This is an optimization exercise on Yosys and OpenROAD, whose aim is small area, not a production implementation. Only simulation tests tie the RTL to the original design; equivalence was not proved. Power and IR drop assume default switching activity.

### design/flow/run.sh
#!/bin/bash
# synth_recipe.tcl (not shown) runs the flow's synth.tcl, then flattens the netlist and writes it again
# the make line also repeats each setting of config.mk as NAME=value (left out here)
make -C /OpenROAD-flow-scripts/flow DESIGN_CONFIG=/design/flow/config.mk WORK_HOME=/design/flow/orfs CLKGATE_MAP_FILE= SYNTH_SCRIPT=/design/flow/synth_recipe.tcl finish
### design/flow/config.mk
export PLATFORM = sky130hd
export DESIGN_NAME = Top
export DESIGN_NICKNAME = Top
export VERILOG_FILES = /design/flow/design.v
export SDC_FILE = /design/flow/constraint.sdc
export NUM_CORES = 4
export LEC_CHECK = 0
export CAP_MARGIN = 20
export CORE_MARGIN = 2
export CORE_UTILIZATION = 40
export SLEW_MARGIN = 20
### design/flow/constraint.sdc
create_clock -name core_clock -period 4.5 [get_ports {clock}]
set_input_delay 0.9000 -clock core_clock [delete_from_list [all_inputs] [get_ports {clock}]]
set_output_delay 0.9000 -clock core_clock [all_outputs]
set_load 0.01 [all_outputs]
### design/flow/design.v
module mcs_bridge(
  input  [31:0] io_io_address,
  input         io_io_addr_strobe,
  input  [31:0] io_io_write_data,
  input         io_io_write_strobe,
  input  [3:0]  io_io_byte_enable,
  output [31:0] io_io_read_data,
  input         io_io_read_strobe,
  output        io_fp_video_cs,
                io_fp_mmio_cs,
                io_fp_write,
                io_fp_read,
  output [20:0] io_fp_addr,
  output [31:0] io_fp_wr_data,
  input  [31:0] io_fp_rd_data
);
  wire mcs_bridge_enable = io_io_address[31:24] == 8'hC0;
  assign io_io_read_data = io_fp_rd_data;
  assign io_fp_video_cs = mcs_bridge_enable & io_io_address[23];
  assign io_fp_mmio_cs = mcs_bridge_enable & ~(io_io_address[23]);
  assign io_fp_write = io_io_write_strobe;
  assign io_fp_read = io_io_read_strobe;
  assign io_fp_addr = io_io_address[22:2];
  assign io_fp_wr_data = io_io_write_data;
endmodule
module mmio_controller(
  input               io_fp_video_cs,
                      io_fp_mmio_cs,
                      io_fp_write,
                      io_fp_read,
  input  [20:0]       io_fp_addr,
  input  [31:0]       io_fp_wr_data,
  output [31:0]       io_fp_rd_data,
  output [63:0]       io_slot_cs,
  output [63:0][4:0]  io_slot_reg_addr,
  output [63:0][31:0] io_slot_write_data,
  output [63:0]       io_slot_write,
  input  [63:0][31:0] io_slot_read_data,
  output [63:0]       io_slot_read
);
  assign io_fp_rd_data = io_fp_read ? io_slot_read_data[io_fp_addr[10:5]] : 32'h0;
  assign io_slot_cs = io_fp_mmio_cs ? 64'h1 << io_fp_addr[10:5] : 64'h0;
  assign io_slot_reg_addr = {64{io_fp_addr[4:0]}};
  assign io_slot_write_data = {64{io_fp_wr_data}};
  assign io_slot_write = {64{io_fp_write}};
  assign io_slot_read = {64{io_fp_read}};
endmodule
module GPO(
  input                                          clock,
                                                 reset,
  input  [4:0]                                   slot_io_address,
  output [31:0]                                  slot_io_rd_data,
  input  [31:0]                                  slot_io_wr_data,
  input                                          slot_io_read,
                                                 slot_io_write,
                                                 slot_io_cs,
  output [15:0]                                  io
);
  reg [15:0] buf_gpo;
  always @(posedge clock) begin
    if (reset)
      buf_gpo <= 16'h0;
    else if (slot_io_write & slot_io_cs)
      buf_gpo <= slot_io_wr_data[15:0];
  end  
  assign slot_io_rd_data = {16'h0, buf_gpo};
  assign io = buf_gpo;
endmodule
module GPI(
  input         clock,
                reset,
  input  [4:0]  slot_io_address,
  output [31:0] slot_io_rd_data,
  input  [31:0] slot_io_wr_data,
  input         slot_io_read,
                slot_io_write,
                slot_io_cs,
  input  [15:0] io_data_in
);
  reg [31:0] buf_in;
  always @(posedge clock) begin
    if (reset)
      buf_in <= 32'h0;
    else
      buf_in <= {16'h0, io_data_in};
  end  
  assign slot_io_rd_data = buf_in;
endmodule
module timer(
  input         clock,
                reset,
  input  [4:0]  slot_io_address,
  output [31:0] slot_io_rd_data,
  input  [31:0] slot_io_wr_data,
  input         slot_io_read,
                slot_io_write,
                slot_io_cs
);
  reg [63:0] count;
  reg [31:0] config_reg;
  wire        wr_en = slot_io_write & slot_io_cs;
  always @(posedge clock) begin
    if (reset) begin
      count <= 64'h0;
      config_reg <= 32'h0;
    end
    else begin
      if (config_reg[0])
        count <= 64'h0;
      else if (wr_en & slot_io_address == 5'h1)
        count[31:0] <= slot_io_wr_data;
      else if (wr_en & slot_io_address == 5'h2)
        count[63:32] <= slot_io_wr_data;
      else if (config_reg[1])
        count <= count + 64'h1;
      if (slot_io_write & slot_io_cs & ~(|slot_io_address))
        config_reg <= slot_io_wr_data;
    end
  end  
  assign slot_io_rd_data =
    (|slot_io_address)
      ? (slot_io_address == 5'h1
           ? count[31:0]
           : slot_io_address == 5'h2 ? count[63:32] : 32'h0)
      : config_reg;
endmodule
module SevSegDisplay(
  input         clock,
                reset,
                io_enable_7seg,
  input  [31:0] io_display_data,
  output [7:0]  io_anode_select,
  output [6:0]  io_segs
);
  reg  [15:0]      anode_prescaler_c_value;
  reg  [2:0]       count;
  wire [7:0]       _GEN = io_enable_7seg ? ~(8'h1 << count) : 8'h1;
  wire [3:0]       digit =
    _GEN == 8'hFE
      ? io_display_data[3:0]
      : _GEN == 8'hFD
          ? io_display_data[7:4]
          : _GEN == 8'hFB
              ? io_display_data[11:8]
              : _GEN == 8'hF7
                  ? io_display_data[15:12]
                  : _GEN == 8'hEF
                      ? io_display_data[19:16]
                      : _GEN == 8'hDF
                          ? io_display_data[23:20]
                          : _GEN == 8'hBF
                              ? io_display_data[27:24]
                              : _GEN == 8'h7F ? io_display_data[31:28] : 4'h0;
  wire [6:0]       _GEN_0 = {3'h0, digit != 4'hE, 3'h6};
  wire [15:0][6:0] _GEN_1 =
    {{_GEN_0},
     {_GEN_0},
     {7'h21},
     {7'h46},
     {7'h3},
     {7'h8},
     {7'h10},
     {7'h0},
     {7'h78},
     {7'h2},
     {7'h12},
     {7'h19},
     {7'h30},
     {7'h24},
     {7'h79},
     {7'h40}};
  wire             anode_prescaler_wrap_wrap = anode_prescaler_c_value == 16'h9C3F;
  always @(posedge clock) begin
    if (reset) begin
      anode_prescaler_c_value <= 16'h0;
      count <= 3'h0;
    end
    else if (reset) begin
      anode_prescaler_c_value <= 16'h0;
      count <= 3'h0;
    end
    else begin
      if (io_enable_7seg) begin
        if (anode_prescaler_wrap_wrap)
          anode_prescaler_c_value <= 16'h0;
        else
          anode_prescaler_c_value <= anode_prescaler_c_value + 16'h1;
      end
      if (~reset & io_enable_7seg & anode_prescaler_wrap_wrap)
        count <= count + 3'h1;
    end
  end  
  assign io_anode_select = _GEN;
  assign io_segs = _GEN_1[digit];
endmodule
module SevSegDisplay_core(
  input                                                               clock,
                                                                      reset,
  input  [4:0]                                                        slot_io_address,
  output [31:0]                                                       slot_io_rd_data,
  input  [31:0]                                                       slot_io_wr_data,
  input                                                               slot_io_read,
                                                                      slot_io_write,
                                                                      slot_io_cs,
  output [14:0]                                                       io
);
  wire [7:0]  _seg7_io_anode_select;
  wire [6:0]  _seg7_io_segs;
  reg  [31:0] config_reg;
  wire        _GEN = slot_io_address == 5'h0;
  reg  [31:0] display_data;
  wire        _GEN_0 = slot_io_address == 5'h1;
  wire        wr_en = slot_io_write & slot_io_cs;
  always @(posedge clock) begin
    if (reset) begin
      config_reg <= 32'h0;
      display_data <= 32'h0;
    end
    else begin
      if (_GEN & wr_en)
        config_reg <= slot_io_wr_data;
      if (_GEN_0 & wr_en)
        display_data <= slot_io_wr_data;
    end
  end  
  SevSegDisplay seg7 (
    .clock           (clock),
    .reset           (reset),
    .io_enable_7seg  (config_reg[0]),
    .io_display_data (display_data),
    .io_anode_select (_seg7_io_anode_select),
    .io_segs         (_seg7_io_segs)
  );
  assign slot_io_rd_data = _GEN_0 ? display_data : _GEN ? config_reg : 32'h0;
  assign io = {_seg7_io_anode_select, _seg7_io_segs};
endmodule
module mmio_subsystem(
  input         clock,
                reset,
                io_fp_video_cs,
                io_fp_mmio_cs,
                io_fp_write,
                io_fp_read,
  input  [20:0] io_fp_addr,
  input  [31:0] io_fp_wr_data,
  output [31:0] io_fp_rd_data,
  input  [15:0] io_data_in,
  output [15:0] io_data_out,
  output [7:0]  io_anode_assert,
  output [6:0]  io_segs
);
  wire [31:0]       _sevenSegDisplay_slot_io_rd_data;
  wire [14:0]       _sevenSegDisplay_io;
  wire [31:0]       _timer_slot_io_rd_data;
  wire [31:0]       _gpi_slot_io_rd_data;
  wire [31:0]       _gpo_slot_io_rd_data;
  wire [15:0]       _gpo_io;
  wire [63:0]       _mmioController_io_slot_cs;
  wire [63:0][4:0]  _mmioController_io_slot_reg_addr;
  wire [63:0][31:0] _mmioController_io_slot_write_data;
  wire [63:0]       _mmioController_io_slot_write;
  wire [63:0]       _mmioController_io_slot_read;
  mmio_controller mmioController (
    .io_fp_video_cs     (io_fp_video_cs),
    .io_fp_mmio_cs      (io_fp_mmio_cs),
    .io_fp_write        (io_fp_write),
    .io_fp_read         (io_fp_read),
    .io_fp_addr         (io_fp_addr),
    .io_fp_wr_data      (io_fp_wr_data),
    .io_fp_rd_data      (io_fp_rd_data),
    .io_slot_cs         (_mmioController_io_slot_cs),
    .io_slot_reg_addr   (_mmioController_io_slot_reg_addr),
    .io_slot_write_data (_mmioController_io_slot_write_data),
    .io_slot_write      (_mmioController_io_slot_write),
    .io_slot_read_data
      ({{32'hFFFFFFFF},
        {32'hFFFFFFFF},
        {32'hFFFFFFFF},
        {32'hFFFFFFFF},
        {32'hFFFFFFFF},
        {32'hFFFFFFFF},
        {32'hFFFFFFFF},
        {32'hFFFFFFFF},
        {32'hFFFFFFFF},
        {32'hFFFFFFFF},
        {32'hFFFFFFFF},
        {32'hFFFFFFFF},
        {32'hFFFFFFFF},
        {32'hFFFFFFFF},
        {32'hFFFFFFFF},
        {32'hFFFFFFFF},
        {32'hFFFFFFFF},
        {32'hFFFFFFFF},
        {32'hFFFFFFFF},
        {32'hFFFFFFFF},
        {32'hFFFFFFFF},
        {32'hFFFFFFFF},
        {32'hFFFFFFFF},
        {32'hFFFFFFFF},
        {32'hFFFFFFFF},
        {32'hFFFFFFFF},
        {32'hFFFFFFFF},
        {32'hFFFFFFFF},
        {32'hFFFFFFFF},
        {32'hFFFFFFFF},
        {32'hFFFFFFFF},
        {32'hFFFFFFFF},
        {32'hFFFFFFFF},
        {32'hFFFFFFFF},
        {32'hFFFFFFFF},
        {32'hFFFFFFFF},
        {32'hFFFFFFFF},
        {32'hFFFFFFFF},
        {32'hFFFFFFFF},
        {32'hFFFFFFFF},
        {32'hFFFFFFFF},
        {32'hFFFFFFFF},
        {32'hFFFFFFFF},
        {32'hFFFFFFFF},
        {32'hFFFFFFFF},
        {32'hFFFFFFFF},
        {32'hFFFFFFFF},
        {32'hFFFFFFFF},
        {32'hFFFFFFFF},
        {32'hFFFFFFFF},
        {32'hFFFFFFFF},
        {32'hFFFFFFFF},
        {32'hFFFFFFFF},
        {32'hFFFFFFFF},
        {32'hFFFFFFFF},
        {32'hFFFFFFFF},
        {32'hFFFFFFFF},
        {32'hFFFFFFFF},
        {32'hFFFFFFFF},
        {32'hFFFFFFFF},
        {_sevenSegDisplay_slot_io_rd_data},
        {_timer_slot_io_rd_data},
        {_gpi_slot_io_rd_data},
        {_gpo_slot_io_rd_data}}),
    .io_slot_read       (_mmioController_io_slot_read)
  );
  GPO gpo (
    .clock           (clock),
    .reset           (reset),
    .slot_io_address (_mmioController_io_slot_reg_addr[6'h0]),
    .slot_io_rd_data (_gpo_slot_io_rd_data),
    .slot_io_wr_data (_mmioController_io_slot_write_data[6'h0]),
    .slot_io_read    (_mmioController_io_slot_read[0]),
    .slot_io_write   (_mmioController_io_slot_write[0]),
    .slot_io_cs      (_mmioController_io_slot_cs[0]),
    .io              (_gpo_io)
  );
  GPI gpi (
    .clock           (clock),
    .reset           (reset),
    .slot_io_address (_mmioController_io_slot_reg_addr[6'h1]),
    .slot_io_rd_data (_gpi_slot_io_rd_data),
    .slot_io_wr_data (_mmioController_io_slot_write_data[6'h1]),
    .slot_io_read    (_mmioController_io_slot_read[1]),
    .slot_io_write   (_mmioController_io_slot_write[1]),
    .slot_io_cs      (_mmioController_io_slot_cs[1]),
    .io_data_in      (io_data_in)
  );
  timer timer (
    .clock           (clock),
    .reset           (reset),
    .slot_io_address (_mmioController_io_slot_reg_addr[6'h2]),
    .slot_io_rd_data (_timer_slot_io_rd_data),
    .slot_io_wr_data (_mmioController_io_slot_write_data[6'h2]),
    .slot_io_read    (_mmioController_io_slot_read[2]),
    .slot_io_write   (_mmioController_io_slot_write[2]),
    .slot_io_cs      (_mmioController_io_slot_cs[2])
  );
  SevSegDisplay_core sevenSegDisplay (
    .clock           (clock),
    .reset           (reset),
    .slot_io_address (_mmioController_io_slot_reg_addr[6'h3]),
    .slot_io_rd_data (_sevenSegDisplay_slot_io_rd_data),
    .slot_io_wr_data (_mmioController_io_slot_write_data[6'h3]),
    .slot_io_read    (_mmioController_io_slot_read[3]),
    .slot_io_write   (_mmioController_io_slot_write[3]),
    .slot_io_cs      (_mmioController_io_slot_cs[3]),
    .io              (_sevenSegDisplay_io)
  );
  assign io_data_out = _gpo_io;
  assign io_anode_assert = _sevenSegDisplay_io[14:7];
  assign io_segs = _sevenSegDisplay_io[6:0];
endmodule
module Top(
  input         clock,
                reset,
  input  [31:0] io_address,
  input         io_addr_strobe,
  input  [31:0] io_write_data,
  input         io_write_strobe,
  input  [3:0]  io_byte_enable,
  input         io_read_strobe,
  output [31:0] io_read_data,
  input  [15:0] sw,
  output [15:0] led,
  output [7:0]  anode_assert,
  output [6:0]  segs
);
  wire [31:0] _mmioSubsystem_io_fp_rd_data;
  wire        _mcsBridge_io_fp_video_cs;
  wire        _mcsBridge_io_fp_mmio_cs;
  wire        _mcsBridge_io_fp_write;
  wire        _mcsBridge_io_fp_read;
  wire [20:0] _mcsBridge_io_fp_addr;
  wire [31:0] _mcsBridge_io_fp_wr_data;
  mcs_bridge mcsBridge (
    .io_io_address      (io_address),
    .io_io_addr_strobe  (io_addr_strobe),
    .io_io_write_data   (io_write_data),
    .io_io_write_strobe (io_write_strobe),
    .io_io_byte_enable  (io_byte_enable),
    .io_io_read_data    (io_read_data),
    .io_io_read_strobe  (io_read_strobe),
    .io_fp_video_cs     (_mcsBridge_io_fp_video_cs),
    .io_fp_mmio_cs      (_mcsBridge_io_fp_mmio_cs),
    .io_fp_write        (_mcsBridge_io_fp_write),
    .io_fp_read         (_mcsBridge_io_fp_read),
    .io_fp_addr         (_mcsBridge_io_fp_addr),
    .io_fp_wr_data      (_mcsBridge_io_fp_wr_data),
    .io_fp_rd_data      (_mmioSubsystem_io_fp_rd_data)
  );
  mmio_subsystem mmioSubsystem (
    .clock           (clock),
    .reset           (reset),
    .io_fp_video_cs  (_mcsBridge_io_fp_video_cs),
    .io_fp_mmio_cs   (_mcsBridge_io_fp_mmio_cs),
    .io_fp_write     (_mcsBridge_io_fp_write),
    .io_fp_read      (_mcsBridge_io_fp_read),
    .io_fp_addr      (_mcsBridge_io_fp_addr),
    .io_fp_wr_data   (_mcsBridge_io_fp_wr_data),
    .io_fp_rd_data   (_mmioSubsystem_io_fp_rd_data),
    .io_data_in      (sw),
    .io_data_out     (led),
    .io_anode_assert (anode_assert),
    .io_segs         (segs)
  );
endmodule
Figure 1. Placement density heat map.
The bar under the picture is 50 um long. The die is cut into 17 by 17 equal tiles; black is low, pale yellow is high, 0 to 100% covered.
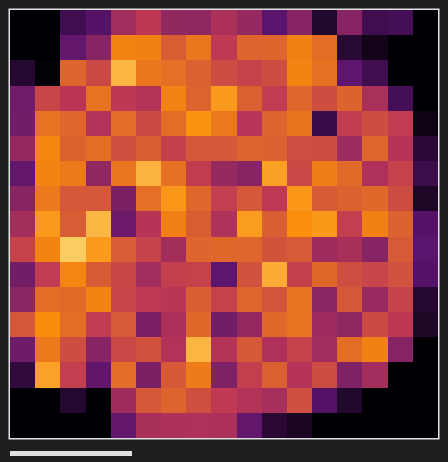
mean over tiles = 46%
nearly empty tiles = 10%
fullest tile = 89%
tiles over 75% full = 5.9%
emptiest ninth of the die = bottom right
Initial Util: 0.406
core area: 28800 um^2

Figure 2. Cells coloured by class.
The bar under the picture is 50 um long. Fill, decap, tap and diode cells in grey.
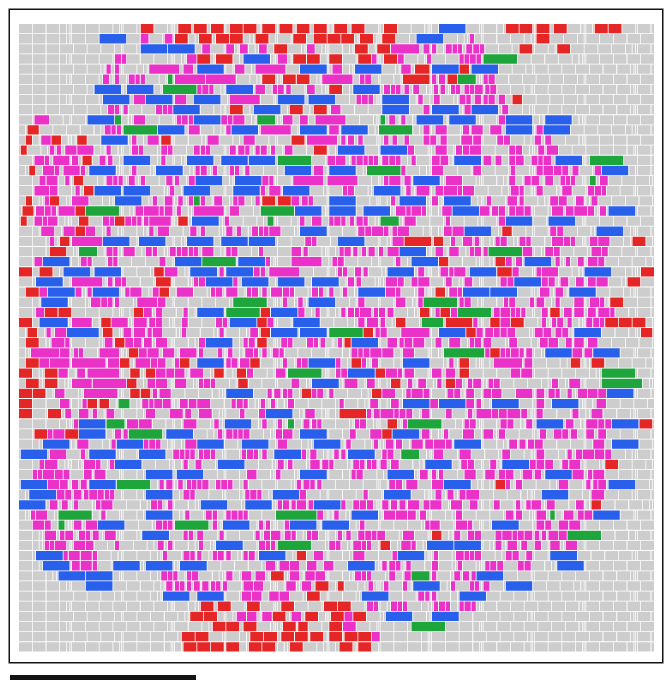
blue -> flops  # cells 211
green -> clock drivers and dummy loads  # cells 47
magenta -> combinational and other logic  # cells 1224
red -> other buffers and delay cells  # cells 212
design area: 14700 um^2
register fraction of the total cell area: 0.288

Figure 3. The metal 2 layer.
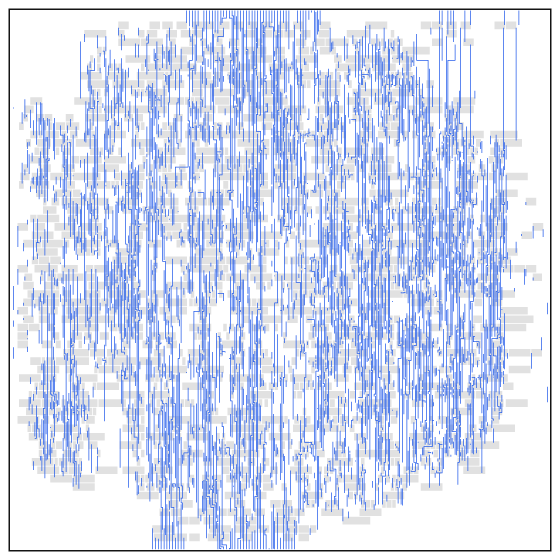
share of all routed wire = 46%
main direction = vertical
longest straight run = 66.6 um
nets with wire on the layer = 1378
wire length on this layer = 19400 um
GR Util met2: 0.434
Routed Wire Length: 42.3 mm
vias: 12100

Figure 4. Nets reached from selected ports.
The bar under the picture is 50 um long.
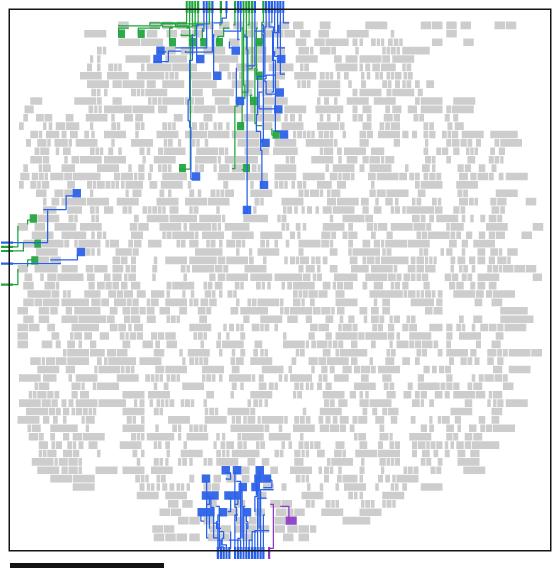
green -> sw  # bits 16, direction input, end cells 16, wire 420 um
purple -> io_write_strobe  # bits 1, direction input, end cells 1, wire 24.3 um
blue -> io_read_data  # bits 32, direction output, end cells 32, wire 920 um
IO Count: 152
Buffers on Ports: 134

==> impl_results.md <==
- Post-synth top area cell: dfxtp_1
- CP max-delay cell: clkdlybuf4s50_1
- Drt first-iter violations: 1254
- Pre-antenna DRT Iters: 6
- CP max stage delay: 0.48 ns
- Area contributors post-synth: dfxtp_1, nand2_1, a21oi_1
- Dpl cells: between 2000 and 2500
- Post-Syn Area per Cell: 7.51 um^2
- Cell with the most instances after synthesis: nand2_1
- Post-synth EDFFs: 0
- Synth top area share: 0.361
- P_leak: 5.02 nW
- Syn Inst Count: 1558
- Max-slew violations: 0
- Reg area: 4230 um^2
- FF+latch count, synth: 211
- Max reg flops: 64
- First-pass GRT wire length: 65.7 mm
- Pin count of the biggest net entering global routing: 81
- Maxcap violations: 0
- Clock slew at reported path FFs: about 0.060 ns
- Mapped cell area: about 12000 um^2
- Startpoint type of the worst setup path: input port
- Synth Net Count: 1660
- Clk Latency, worst-skew pair: 0.54 ns
- Fin crit share: 0.981
- Hold Path Depth: 2
- Count of cell types in the netlist: 70
- Crit Reg-Reg Endpoint: mmioSubsystem.timer.count[57]
- Synth Flop Type: dfxtp_1
- CTS tree: yes
- Worst-margin pin slew: 1.04 ns
- Setup TNS: 0 ns
- Arrival time worst endpoint: 3.52 ns
- Vias in the first global route: between 10000 and 15000
- Final setup viols: 0
- Area grow syn2layout: 25.7%
- Hold Path End: mmioSubsystem.sevenSegDisplay.config_reg[7]
- Clock skew: 0.00966 ns
- Layout Cells excl Fill: 2079
- Fill count: 2829
- Sequential fraction of the synthesis area: 0.361
- CP Cell Sequence: clkdlybuf4s50_1 > nor4_4 > buf_6 > nand2_1 > buf_12 > nor2_1 > a21oi_1 > buf_4 > mux4_2 > o21a_1 > clkdlybuf4s50_1
- Via density: 5.81
- Multi-input combinational cell area: between 7000 and 8000 um^2
- Final hold violations: 0
- Post-DP HPWL: roughly 30 mm
- Die Wd: about 170 um
- Ratio of cells with drive above 1 in the final layout: 0.113
- Async S/R FF share, synth: 0
- R2R depth: 7
- Most common cell on crit path: clkdlybuf4s50_1
- CP Capture Type: output port
- Total power: 0.00439 W
- Most flops, register: mmioSubsystem.timer.count
- Cell Pwr Density: just under 300 nW/um^2
- Synth Warn #: 5
- Setup CP Type: in2out
- GR Util All Layers: 0.270
- HP Class: reg2reg
- Clk buf depth: 3
- CTS Sinks: 211
- Site Rows: 62
- Hold path start: mmioSubsystem.sevenSegDisplay.config_reg[7]
- Initial antenna violation count: 1
- Die height: between 150 and 200 um
- Number of remaining DRC errors: 0
- CP Max Fanout: 16
- H-tree depth: 1
- Status: complete, no violations
- Critical R2R Launch: mmioSubsystem.timer.count[35]
- Top cells by count, synth: nand2_1, dfxtp_1, a21oi_1
- R2R Setup Slk: 1.67 ns
- VDD IR max: 0.239 mV
- Num CTS Buffers: 26
- WP data required: 3.60 ns
- Avg WL per Cell: 20.4 um
- Final GP Congestion: 0.897
- Post-DRT Antenna Nets: 0
- Nets: 1777
- CTS Hold Bufs: 0
- Grt ovf: 0
- Min cycle time layout: about 4.4 ns
- Fmax: 0.226 GHz
- Root Driver: clkbuf_16
- Die ar.: 30600 um^2
- Worst rel slew slack: 0.298
==> worst max path at each step <==
stage	from	endpoint	slack (ns)	depth (start not counted)
after floorplan	mmioSubsystem.sevenSegDisplay.seg7.count[2]	segs[1]	0.34	13
after global placement	io_address[3]	io_read_data[24]	-0.02	10
after detailed placement	io_address[3]	io_read_data[24]	-0.02	10
after CTS	mmioSubsystem.sevenSegDisplay.seg7.count[0]	segs[0]	0.003	16
after global routing	mmioSubsystem.sevenSegDisplay.seg7.count[0]	segs[3]	-0.01	16
final	io_address[6]	io_read_data[3]	0.08	11
==> worst max-delay path: cells and delay by family <==
kind | cells | cell delay [ns]
compound gates | 2 | 0.23
simple gates | 3 | 0.49
mux | 1 | 0.45
buf+inv | 5 | 1.44
==> routing by layer <==
layer  global-route usage  part of all wire  wire length, um  vias up
li1                     -                 -                -     5772
met1                0.379              0.44            18700     5766
met2                0.434              0.46            19400      473
met3               0.0409             0.075             3160       67
met4               0.0694             0.023              959        0
met5                    0                 0                0        -
==> power breakdown <==
part | total (W) | internal [W] | switching [W]
Sequential | 0.00188 | 0.00188 | 0.00000285
Clock | 0.00220 | 0.00135 | 0.000855
Combinational | 0.000307 | 0.000133 | 0.000174
==> through the flow <==
stage	util	area, um^2	setup WS, ns	hold slack, ns
floorplan	-	11700	0.340	0.432
global placement	0.472	13600	-0.0202	0.437
detailed placement	0.472	13600	-0.0153	0.444
CTS	0.508	14600	0.00288	0.452
global route	0.511	14700	-0.0102	0.462
finish	0.511	14700	0.0835	0.451
==> what timing repair did <==
action | 4_1_cts | 5_1_grt
pin swaps | 4 | 3
resized for setup | 31 | 22
buffers inserted | 9 | 4
setup endpoints to repair | 10 | 18
==> cells in the final DEF (no fill, tap or decap), drive strengths merged, types with 5 or more instances in the layout <==
master and count:
a211oi 21, a21boi 21, a21oi 189, a22o 17
a22oi 13, a31oi 17, and2 5, and3 25
and3b 5, and4 15, buf 82, clkbuf 39
clkdlybuf4s50 121, clkinv 7, dfxtp 211, ha 13
inv 18, mux2i 5, mux4 16, nand2 331
nand3 63, nand4 39, nor2 103, nor2b 28
nor3 27, nor4 19, nor4b 6, o211ai 25
o21a 17, o21ai 75, o22ai 5, or3 6
or4 6, xnor2 19, xor2 27
==> area by class of cell <==
cell class | count | area share
clock buffers | 36 | 0.0516
inverters | 18 | 0.00485
flip-flops and latches | 211 | 0.288
clock inverters | 11 | 0.00987
repair buffers | 212 | 0.133
multi-input cells | 1206 | 0.480
well taps | 384 | 0.0327
diodes | 1 | 0.000170
==> kinds of logic after synthesis <==
group / synth area share
and+or+nand+nor: 0.287
muxes: 0.0370
adders and majority gates: 0.0139
xor gates and xnor gates: 0.0344
DFF: 0.361
buffers and inverters: 0.0466
AOI/OAI and AO/OA: 0.220

static timing again, ports no longer ideal:
No port has a modelled driver above. Below, the same layout with a new extraction and two added sets of constraints.
Step 1 (the two cells are an assumption about what drives the block):
set clk [get_ports {clock}]
set_driving_cell -lib_cell sky130_fd_sc_hd__clkbuf_16 $clk
set_driving_cell -lib_cell sky130_fd_sc_hd__buf_2 [delete_from_list [all_inputs] $clk]
Step 2, shift: input delay + t, output delay - t, t = (earliest + latest rising clock arrival at the registers) / 2. This alone moves slack from input paths to output paths.
Slacks: ideal ports / drivers / drivers and shift; pairs: ideal ports / drivers.
t, ns: 0.581
slack for setup (ns): 0.084 / 0.063 / 0.063
hold WS [ns]: 0.451 / 0.451 / 0.451
worst setup path after step 2: input to output
latest minus earliest clock arrival (ns): 0.011 / 0.011
After both steps this run still meets setup and hold. The setup slack of this run moves by -0.021 ns with the drivers and by -0.021 ns with both steps.
